Context: an optimization exercise on an open-source flow, tuned for small area, a short achievable clock period and few clock cycles. The choices shown serve that exercise and are no tape-out recipe.
At most, simulation tests tie the RTL to the original design; equivalence was not proved.
The series may have gaps, and a smaller design here may also do less where the tests do not look.
Function not checked in run 2: the RTL went through the layout flow alone.

--- flow/run.sh ---
#!/bin/bash
# synth_recipe.tcl (not shown) runs the flow's synth.tcl, then flattens the netlist and writes it again
# the make line also repeats each setting of config.mk as NAME=value (left out here)
make -C /OpenROAD-flow-scripts/flow DESIGN_CONFIG=/design/flow/config.mk WORK_HOME=/design/flow/orfs CLKGATE_MAP_FILE= SYNTH_SCRIPT=/design/flow/synth_recipe.tcl finish
--- flow/config.mk ---
export PLATFORM = sky130hd
export DESIGN_NAME = MyDesign
export DESIGN_NICKNAME = MyDesign
export VERILOG_FILES = /design/flow/design.v
export SDC_FILE = /design/flow/constraint.sdc
export NUM_CORES = 4
export LEC_CHECK = 0
export CAP_MARGIN = 20
export CORE_MARGIN = 2
export CORE_UTILIZATION = 40
export PLACE_DENSITY = 0.6
export SLEW_MARGIN = 20
--- flow/constraint.sdc ---
create_clock -name core_clock -period 8.5 [get_ports {clk}]
set_input_delay 1.7000 -clock core_clock [delete_from_list [all_inputs] [get_ports {clk}]]
set_output_delay 1.7000 -clock core_clock [all_outputs]
set_load 0.01 [all_outputs]
--- flow/design.v ---
module MyDesign (
  input   wire dut_run                    , 
  output  reg dut_busy                   ,
  input   wire reset_b                    ,  
  input   wire clk                        ,
  output wire        input_sram_write_enable    ,
  output wire [11:0] input_sram_write_addresss  ,
  output wire [15:0] input_sram_write_data      ,
  output reg [11:0] input_sram_read_address    ,
  input wire [15:0] input_sram_read_data       ,
  output reg        output_sram_write_enable    ,
  output reg [11:0] output_sram_write_addresss  ,
  output reg [15:0] output_sram_write_data      ,
  output wire [11:0] output_sram_read_address    ,
  input wire [15:0] output_sram_read_data       ,
  output wire        scratchpad_sram_write_enable    ,
  output wire [11:0] scratchpad_sram_write_addresss  ,
  output wire [15:0] scratchpad_sram_write_data      ,
  output wire [11:0] scratchpad_sram_read_address    ,
  input wire [15:0] scratchpad_sram_read_data       ,
  output wire        weights_sram_write_enable    ,
  output wire [11:0] weights_sram_write_addresss  ,
  output wire [15:0] weights_sram_write_data      ,
  output reg [11:0] weights_sram_read_address    ,
  input wire [15:0] weights_sram_read_data       
);
  reg enable_reading_N, kernel_matrix_read, alternate_reg_storage, enable_reading_input_matrix, enable_accumulating, enable_relu, max_pooling_output_flag, enable_maxpooling, write_to_sram_flag, accumulate_to_write_to_sram, write_to_higher_bits_flag, new_matrix_flag, append_zero_flag, output_sram_write_enable_flag, increment_address_flag, reset_flag_set;
  reg signed [7:0] kernel_matrix_0, kernel_matrix_1, kernel_matrix_2, kernel_matrix_3, kernel_matrix_4, kernel_matrix_5, kernel_matrix_6, kernel_matrix_7, kernel_matrix_8;
  reg signed [7:0] input_temp_reg_1, input_temp_reg_2, input_temp_reg_3, input_temp_reg_4, input_temp_reg_5, input_temp_reg_6;
  reg [5:0] current_state, next_state;
  reg [6:0] N_value, row_number, col_number_tracker;
  reg [1:0] traversal_row_number, row_number_tracker;
  reg signed [7:0] kernel_reg_1, kernel_reg_2, kernel_reg_3;
  reg signed [8:0] relu_output_2, relu_output_1, max_pooling_reg_1, max_pooling_reg_2;
  reg signed [19:0] relu_input_1, relu_input_2;
  reg signed [19:0] accum1, accum2;
  reg [15:0] max_pooling_output, address_reference_for_right_shifting;
  reg [1:0] current_state_1, next_state_1;
  reg [19:0] write_to_higher_bits_counter;
  reg last_pass;
  assign input_sram_write_enable = 0;
  assign input_sram_write_addresss = 0;
  assign input_sram_write_data = 0;
  assign output_sram_read_address = 0;
  assign scratchpad_sram_write_enable = 0;
  assign scratchpad_sram_write_addresss = 0;
  assign scratchpad_sram_write_data = 0;
  assign scratchpad_sram_read_address = 0;
  assign weights_sram_write_enable = 0;
  assign weights_sram_write_addresss = 0;
  assign weights_sram_write_data = 0;
  parameter [3:0]
    Idle = 4'b0000,
    read_N_state = 4'b0001,
    delay_state = 4'b0010,
    read_inputs_1 = 4'b0011,
    read_inputs_2 = 4'b0100,
    delay_state_1 = 4'b0101,
    delay_state_2 = 4'b0110,
    delay_state_3 = 4'b0111,
    delay_state_4 = 4'b1000,
    delay_state_5 = 4'b1001;
  parameter [1:0]
    start_relu = 2'b00,
    stop_relu = 2'b01,
    generate_output = 2'b10,
    write_to_sram = 2'b11;
  always @(*) begin
    alternate_reg_storage = 1;
    enable_accumulating = 0;  
    write_to_sram_flag = 0;
    enable_reading_N = 0;
    enable_reading_input_matrix = 0;
    dut_busy = 1;
    casex(current_state) 
      Idle: begin  
              dut_busy = 0;
              if(dut_run)
              begin     
                next_state = read_N_state;
              end
              else
                next_state = Idle;
            end
      read_N_state: begin  
                      enable_reading_N = 1;
                      if(new_matrix_flag) 
                        next_state = read_inputs_1;
                      else
                        next_state = delay_state;
                    end
      delay_state:  begin  
                      enable_reading_N = 1;
                      next_state = read_inputs_1;
                    end
      read_inputs_1:  begin  
                        if(N_value == 7'h7f)
                          begin
                            next_state = delay_state_1;
                          end
                        else
                          begin
                            enable_reading_input_matrix = 1;
                            enable_accumulating = 1;
                            next_state = read_inputs_2;
                          end
                      end
      read_inputs_2:  begin  
                        alternate_reg_storage = 0;
                        if(new_matrix_flag)
                          next_state = last_pass ? delay_state_1 : read_N_state;
                        else
                          next_state = read_inputs_1;
                          enable_reading_input_matrix = 1;
                      end
      delay_state_1: begin  
                        next_state = delay_state_2;
                      end
      delay_state_2: begin
                        next_state = delay_state_3;
                      end
      delay_state_3: begin
                        next_state = delay_state_4;
                      end
      delay_state_4: begin
                      next_state = delay_state_5;
                    end
      delay_state_5: begin
                      next_state = Idle;
                    end
      default:  begin
                  next_state = Idle;
                end
    endcase
  end
  always @(posedge clk or negedge reset_b) begin
    if (!reset_b)
      current_state <= Idle;
    else
      current_state <= next_state;
  end
  always @(*) begin
    enable_relu = 0;    
    enable_maxpooling = 0; 
    casex(current_state_1) 
      start_relu:   
        begin
          if(traversal_row_number == 3 || reset_flag_set)
            begin
              next_state_1 = stop_relu;
              enable_relu = 1;
            end
          else if(traversal_row_number == 1)   
          begin
            next_state_1 = start_relu;
          end
          else 
            begin
              next_state_1 = start_relu;
            end
        end
      stop_relu: begin  
        enable_maxpooling = 1;
        next_state_1 = generate_output;
      end
      generate_output: begin  
        next_state_1 = write_to_sram;
        write_to_sram_flag = 1;
      end
      write_to_sram: begin  
        next_state_1 = start_relu;
      end
    endcase
  end
  always @(posedge clk) begin
    if (!reset_b || current_state == Idle)
      current_state_1 <= start_relu;
    else
      current_state_1 <= next_state_1;
  end
  always @(posedge clk) begin
    if(current_state == Idle || current_state == delay_state_5)
      reset_flag_set <= 0;
    if(current_state == Idle)
      last_pass <= 0;
    if(current_state == 0)
      begin
        input_sram_read_address <= 0;
        col_number_tracker <= 1;
        traversal_row_number <= 1;
        row_number_tracker <= 1;
        new_matrix_flag <= 0; 
        address_reference_for_right_shifting <= 1;
        row_number <= 1;
      end
    else if(enable_reading_N)
      begin
        input_sram_read_address <= input_sram_read_address + 1;
        if(input_sram_read_data[15:0] == 16'hffff)
          begin
            N_value <= 4;
            last_pass <= 1;
          end
        else
          begin
            N_value <= input_sram_read_data[7:0];
            last_pass <= 0;
          end
        if(input_sram_read_data[7:0] != 7'h7f)
          new_matrix_flag <= 0;
      end
    else if(enable_reading_input_matrix)
      begin
        if (alternate_reg_storage) begin
          input_temp_reg_1 <= input_sram_read_data[15:8];
          input_temp_reg_2 <= input_sram_read_data[7:0];
          input_temp_reg_4 <= input_sram_read_data[7:0];
          traversal_row_number <= traversal_row_number + 1;
          if(traversal_row_number != 3)
            input_sram_read_address <= input_sram_read_address + (N_value/2 - 1);
          else 
            begin
              traversal_row_number <= 1;
               if(col_number_tracker == (N_value/2 - 1) && row_number_tracker % 2 == 0)  
                begin
                  if(row_number + 1 == N_value/2)  
                    begin
                      input_sram_read_address <= input_sram_read_address + 1;
                      new_matrix_flag <= 1;
                      col_number_tracker <= 1;
                      address_reference_for_right_shifting <= input_sram_read_address + 2;
                      row_number <= 1;
                      row_number_tracker <= 1;
                    end
                  else  
                    begin
                      address_reference_for_right_shifting <= input_sram_read_address - (N_value - 1);
                      col_number_tracker <= 1;
                      row_number <= row_number + 1;
                      input_sram_read_address <= input_sram_read_address - (N_value - 1);
                      row_number_tracker <= 1;
                    end
                end
              else if(row_number_tracker % 2 == 0)  
                begin
                  col_number_tracker <= col_number_tracker + 1;
                  address_reference_for_right_shifting <= address_reference_for_right_shifting + 1;
                  input_sram_read_address <= address_reference_for_right_shifting + 1;
                  row_number_tracker <= 1;
                end
              else  
                begin
                  row_number_tracker <= row_number_tracker + 1;
                  input_sram_read_address <= input_sram_read_address - (N_value/2 + 1); 
                end
            end
        end
        else begin
          input_temp_reg_3 <= input_sram_read_data[15:8];
          input_temp_reg_5 <= input_sram_read_data[15:8];
          input_temp_reg_6 <= input_sram_read_data[7:0];
          input_sram_read_address <= input_sram_read_address + 1;
        end
      end
  end
  always @(posedge clk) begin
    if(current_state == Idle)
      begin
        accum1 <= 0;
        accum2 <= 0;
      end
    else if(enable_accumulating)
      begin
        accum1 <= accum1 + (input_temp_reg_1 * kernel_reg_1) + (input_temp_reg_2 * kernel_reg_2) + (input_temp_reg_3 * kernel_reg_3);  
        accum2 <= accum2 + (input_temp_reg_4 * kernel_reg_1) + (input_temp_reg_5 * kernel_reg_2) + (input_temp_reg_6 * kernel_reg_3);  
      end
    else
      begin
        if(traversal_row_number == 2)
          begin
            accum1 <= 0;
            accum2 <= 0;
            relu_input_1 <= accum1;
            relu_input_2 <= accum2;
            kernel_reg_1 <= kernel_matrix_0;
            kernel_reg_2 <= kernel_matrix_1;
            kernel_reg_3 <= kernel_matrix_2;
          end
        else if(traversal_row_number == 3)
          begin
            kernel_reg_1 <= kernel_matrix_3;
            kernel_reg_2 <= kernel_matrix_4;
            kernel_reg_3 <= kernel_matrix_5;
          end
        else
          begin
            kernel_reg_1 <= kernel_matrix_6;
            kernel_reg_2 <= kernel_matrix_7;
            kernel_reg_3 <= kernel_matrix_8;
          end
      end
  end
  always @(posedge clk) begin
    begin
      if(enable_relu)  
        begin
          if(relu_input_1 < 0)
            relu_output_1 <= 0;
          else if(relu_input_1 > 127)
            relu_output_1 <= 127;
          else
            relu_output_1 <= relu_input_1;
        end
      else
        relu_output_1 <= relu_output_1;
    end
  end
  always @(posedge clk)
    begin
      if(enable_relu)
        begin
          if(relu_input_2 < 0)
            relu_output_2 <= 0;
          else if(relu_input_2 > 127)
            relu_output_2 <= 127;
          else
            relu_output_2 <= relu_input_2;
        end
      else  
        relu_output_2 <= relu_output_2;
    end
  always @(posedge clk) 
    begin
      if(current_state == Idle)
        begin
          max_pooling_output_flag <= 0;
          write_to_higher_bits_flag <= 1;
          max_pooling_output <= 0;
          accumulate_to_write_to_sram <= 0;
          append_zero_flag <= 0;
          max_pooling_reg_1 <= 0;
          max_pooling_reg_2 <= 0;
          write_to_higher_bits_counter <= 0;
        end
      else if(enable_maxpooling)
        begin
        if(max_pooling_output_flag)
          begin
            max_pooling_reg_1 <= (relu_output_1 > relu_output_2)? relu_output_1: relu_output_2;  
            if(row_number == (N_value/2-1) && col_number_tracker == (N_value/2-1))
            begin
              append_zero_flag <= 1;
              if(reset_flag_set)
                begin
                  max_pooling_reg_2 <= 0;
                  accumulate_to_write_to_sram <= 1;
                  max_pooling_output_flag <= 1;
                end
            end
          end
        else
          begin
            max_pooling_reg_2 <= (relu_output_1 > relu_output_2)? relu_output_1: relu_output_2;
            accumulate_to_write_to_sram <= 1;
          end
      end
      if(current_state_1 == generate_output)
        max_pooling_output_flag <= ~max_pooling_output_flag;
      if(accumulate_to_write_to_sram)
        begin
          accumulate_to_write_to_sram <= 0;
          if(write_to_higher_bits_flag)
            begin
              max_pooling_output[7:0] <= (max_pooling_reg_1 > max_pooling_reg_2)? max_pooling_reg_1: max_pooling_reg_2;  
              write_to_higher_bits_flag <= 0;
              if(write_to_higher_bits_counter > 1)
                output_sram_write_enable_flag <= 1;
            end
          else 
            begin
              write_to_higher_bits_flag <= 1;
              max_pooling_output[15:8] <= (max_pooling_reg_1 > max_pooling_reg_2)? max_pooling_reg_1: max_pooling_reg_2;  
              if(append_zero_flag)
                begin
                  max_pooling_output[7:0] <= 0;
                  append_zero_flag <= 0;
                  output_sram_write_enable_flag <= 1;
                  write_to_higher_bits_flag <= 0;
                end
            end
        end
      if(current_state_1 == write_to_sram)
        write_to_higher_bits_counter <= write_to_higher_bits_counter + 1; 
      if(current_state_1 == start_relu)
        output_sram_write_enable_flag <= 0;
  end
  always @(posedge clk)
    begin
      if(current_state_1 == start_relu && traversal_row_number == 1)
        output_sram_write_enable <= 0;
      if(output_sram_write_enable_flag)  
        begin
          output_sram_write_enable <= 1;
          output_sram_write_data <= max_pooling_output;
          increment_address_flag <= 1;
        end
      if(current_state == Idle && dut_run)
        output_sram_write_addresss <= 0;
      else if(increment_address_flag)
        begin
          increment_address_flag <= 0;
          output_sram_write_addresss <= output_sram_write_addresss + 1;
        end
    end
  always @(posedge clk) begin
    if(current_state == Idle)
      begin
        kernel_matrix_read <= 0;
        weights_sram_read_address <= 0;
      end
    else if(reset_b && kernel_matrix_read)  
      begin
        if(weights_sram_read_address == 1)
          begin
            kernel_matrix_0 <= weights_sram_read_data[15:8];
            kernel_matrix_1 <= weights_sram_read_data[7:0];
          end
        else if(weights_sram_read_address == 2)
          begin
            kernel_matrix_2 <= weights_sram_read_data[15:8];
            kernel_matrix_3 <= weights_sram_read_data[7:0];
          end
        else if(weights_sram_read_address == 3)
          begin
            kernel_matrix_4 <= weights_sram_read_data[15:8];
            kernel_matrix_5 <= weights_sram_read_data[7:0];
          end
        else if(weights_sram_read_address == 4)
          begin
            kernel_matrix_6 <= weights_sram_read_data[15:8];
            kernel_matrix_7 <= weights_sram_read_data[7:0];
          end
        else if(weights_sram_read_address == 5)
          begin
            kernel_matrix_8 <= weights_sram_read_data[15:8];
            kernel_matrix_read <= 0;
          end
        weights_sram_read_address <= weights_sram_read_address + 1;
      end  
    if(!new_matrix_flag || current_state == Idle)
      kernel_matrix_read <= 1;
    else
      kernel_matrix_read <= 0;
  end
endmodule
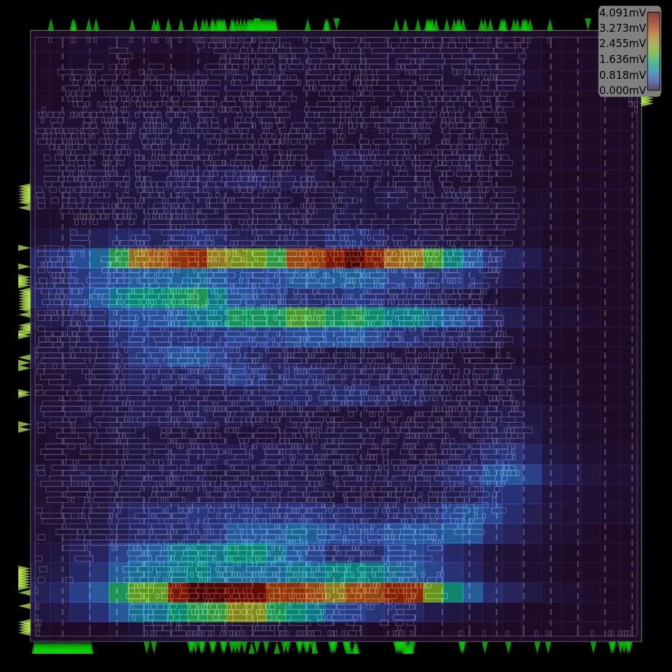
run_1/ir_map.png

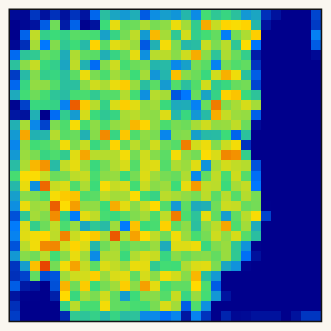
run_1/util_map.png
Drawn at 1 px/µm. The die is cut into 31 by 31 equal tiles; dark blue is low, red is high, 0 to 100% covered.
The emptiest ninth of the die: bottom right. The mean over all tiles is 41%. The fullest tile reaches 92%. 23% of the tiles are nearly empty. 6.3% of the tiles are over 75% full.

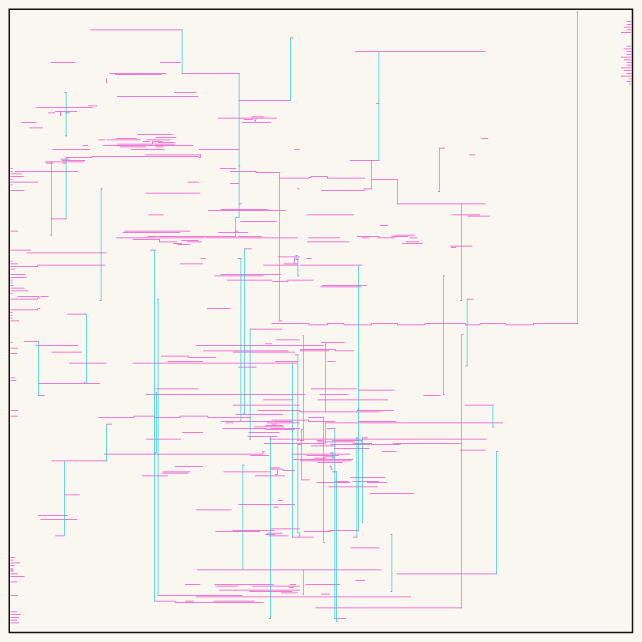
run_1/layers.png
Drawn at 2 px/µm. Only two layers are drawn.
Key: magenta = M3 [wire length 5230 µm]; cyan = M4 [wire length 2610 µm]

==> flow_summary.toml, run 1 <==
[run_status]
status = "timing/DRC/antenna clean"

[global_route]
grt_util_met3_pct = 2.81
grt_busiest_layer = "met2"
grt_pass1_vias = 25600
met1_usage_pct = 26.1

[critical_path]
worstReg2RegEnd = "accum2[16]"
cp.depth = 21
reg2regPathDepth = 21
path_class = "reg2reg"
worst_setup_path_start_kind = "register"

[placement]
hpwlAfterDp_mm = 67.9
placed_cell_area_mm2 = 0.0394
place_ws_ps = 856
numPlacedInstances = 5022

[timing]
fmax_ghz = 0.129
period_share_pct = 91.2
fin_skew_ps = 53.5
hold_ws_ps = 433

[cells_and_area]
largestClassByArea = "multi-input combinational cells"
final_common_cell = "inv_1"
buffers = 115
multi_input_area_mm2 = 0.0241

[synthesis]
yosysWarnings = 1
synth-seq-cells = 384
yosys_most_used_dff = "edfxtp_1"
ys_top_cells_by_area = "fa_1 28%, edfxtp_1 18%, ha_1 8.7%"
synth.most_common_cell = "inv_1"
synth_top_family_by_area = "adder cells"
synth_area_mm2 = 0.0377
synth_edf_count = 231

[clocking]
clockRootBuffer = "clkbuf_16"
clk_pin_slew_ps = 60
cts_max_path_buffers = 3

[routing]
viasPerCell = 4.97
wl_met2_mm = 41.2
wl_met1_mm = 39.7
vias = 25400

[die]
die_y_um = 311
n_tap_cell = 1254

[power]
Testbench counts for the RTL of run 1, summed over its fixed seeds: cycles 283,585.
--- run 2: outline of the changes from run 1 ---
flow/design.v: 455 -> 2663 lines; modules unchanged: 0
  MyDesign: edited, 455 -> 2663 lines
==> flow_summary.toml, run 2 <==
[synthesis]
postSynth.asyncResetShare_pct = 4.25
synth_top_family_by_area = "adder cells"
ys_top_cells_by_area = "fa_1 35%, dfxtp_1 16%, edfxtp_1 12%"
syn_inst = 2750
synth-seq-cells = 400
synth.most_common_cell = "fa_1"
yosys_most_used_dff = "dfxtp_1"
synth_area_mm2 = 0.0312
synth-simple-area-share_pct = 15.1
synth_edf_count = 126

[routing]
viasPerCell = 4.96
wl_met1_mm = 33.0
wl_met2_mm = 39.6

[critical_path]
cp.depth = 13
reg2regPathDepth = 13
path_class = "reg2reg"
cp-endpoint = "cs1_0[8]"
worst_setup_path_start_kind = "register"
slowest_delay_ps = 830

[die]
n_tap_cell = 1040
die_y_um = 283
dieArea_mm2 = 0.0803

[clocking]
clk_pin_slew_ps = 70
clockRootBuffer = "clkbuf_16"
cts_max_path_buffers = 3

[cells_and_area]
nets = 3541
post-route-util_pct = 44.6
largestClassByArea = "multi-input combinational cells"
bufAreaShareNonClock_pct = 2.84
final_common_cell = "fa_1"
clk_share_pct = 4.58
buffers = 105
num-multi-input-gates = 1873
multi_input_area_mm2 = 0.0196

[placement]
numPlacedInstances = 3859
hpwlAfterDp_mm = 64.4
place_ws_ps = 1970
placed_cell_area_mm2 = 0.0329

[global_route]
met1_usage_pct = 26.5
grt_busiest_layer = "met2"
grt_util_met3_pct = 3.25
grt_pass1_vias = 21800

[timing]
hold_ws_ps = 323
period_share_pct = 76.5
tightest_slew_ps = 1120

[run_status]
status = "timing/DRC/antenna clean"

[power]
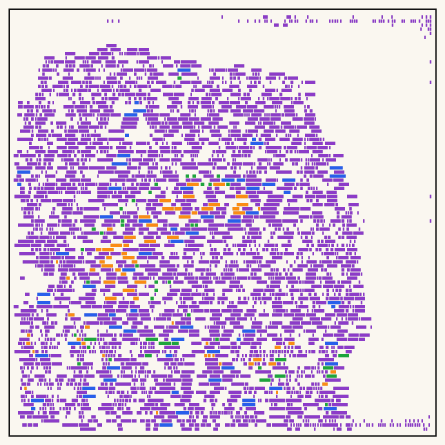
run_2/sizing.png
Drawn at 1.5 px/µm.
Key: green = x3 and x4 [cells 43]; orange = x2 [cells 65]; purple = x1 and smaller [cells 2727]; blue = x6 and larger [cells 67]

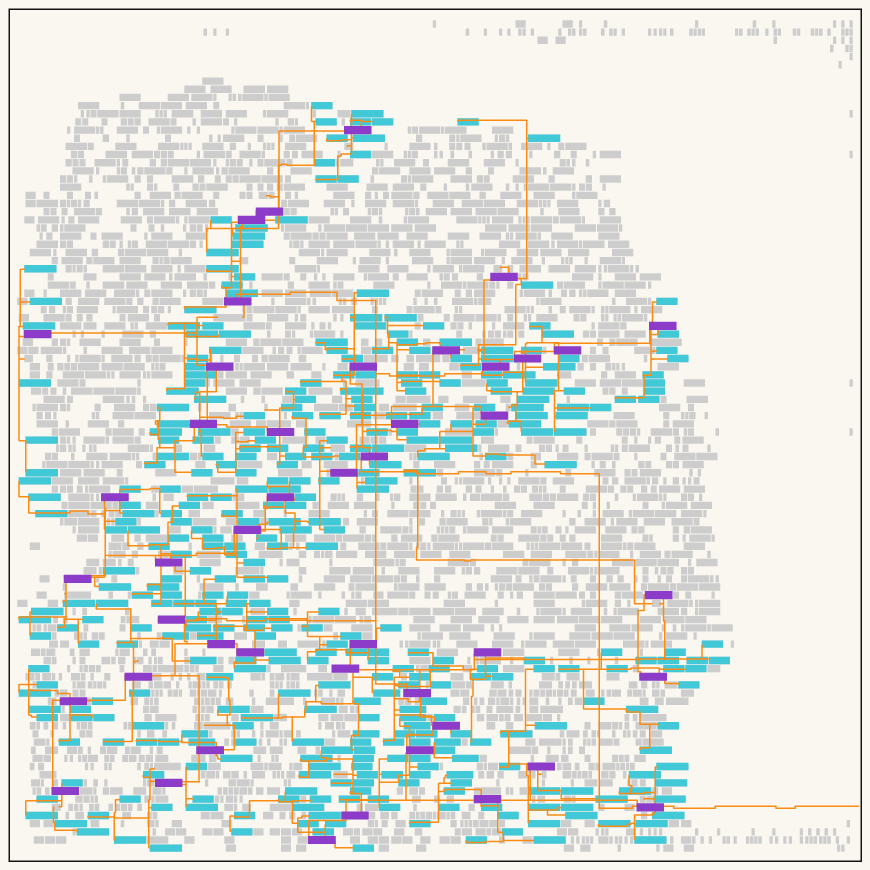
run_2/clock_wires.png
Drawn at 3 px/µm.
Key: purple = clock-net drivers [count 45]; orange = clock wires [length 5360 µm]; cyan = flip-flops [count 400]
There are 46 routed clock nets.

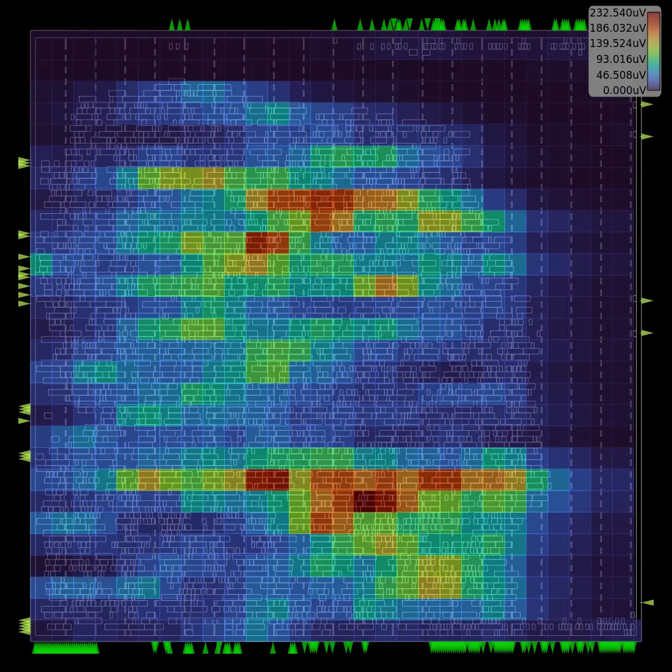
run_2/ir_map.png

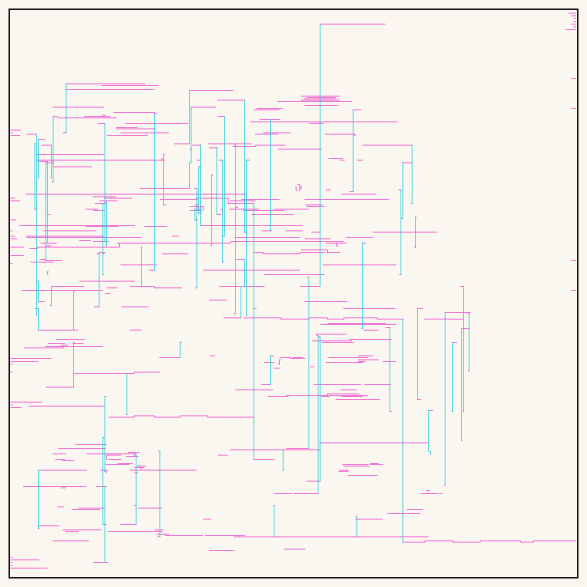
run_2/layers.png
Drawn at 2 px/µm. Only two layers are drawn.
via count: 19600
detailed-route wire length: 79.8 mm
overall routing resource usage: 20.3%
Wirelength per Cell: 20.2 µm

## re-timing with driven ports
Ports are ideal in the flow. The routed layouts listed here were re-timed in OpenROAD.
Step 1 sets driving cells, clkbuf_16 on the clock port and buf_2 on the other inputs (assumed; they add their load-dependent delay and slew).
Step 2 moves the port delays by t, midway between the first and last clock arrival at a register: inputs arrive t later, outputs are due t later. That takes back most of the time a late clock gives input paths.
Slacks: ideal / step 1 / step 2; pairs: ideal / step 1.
run | t, ns | setup WS [ns] | worst setup path at the end | pins driven straight from the clock port
run 1 | 0.651 | 0.747 / 0.747 / 0.747 | register to register | 1
run 2 | 0.641 | 2.001 / 2.001 / 2.001 | register to register | 1
After both steps every run listed still meets setup and hold.
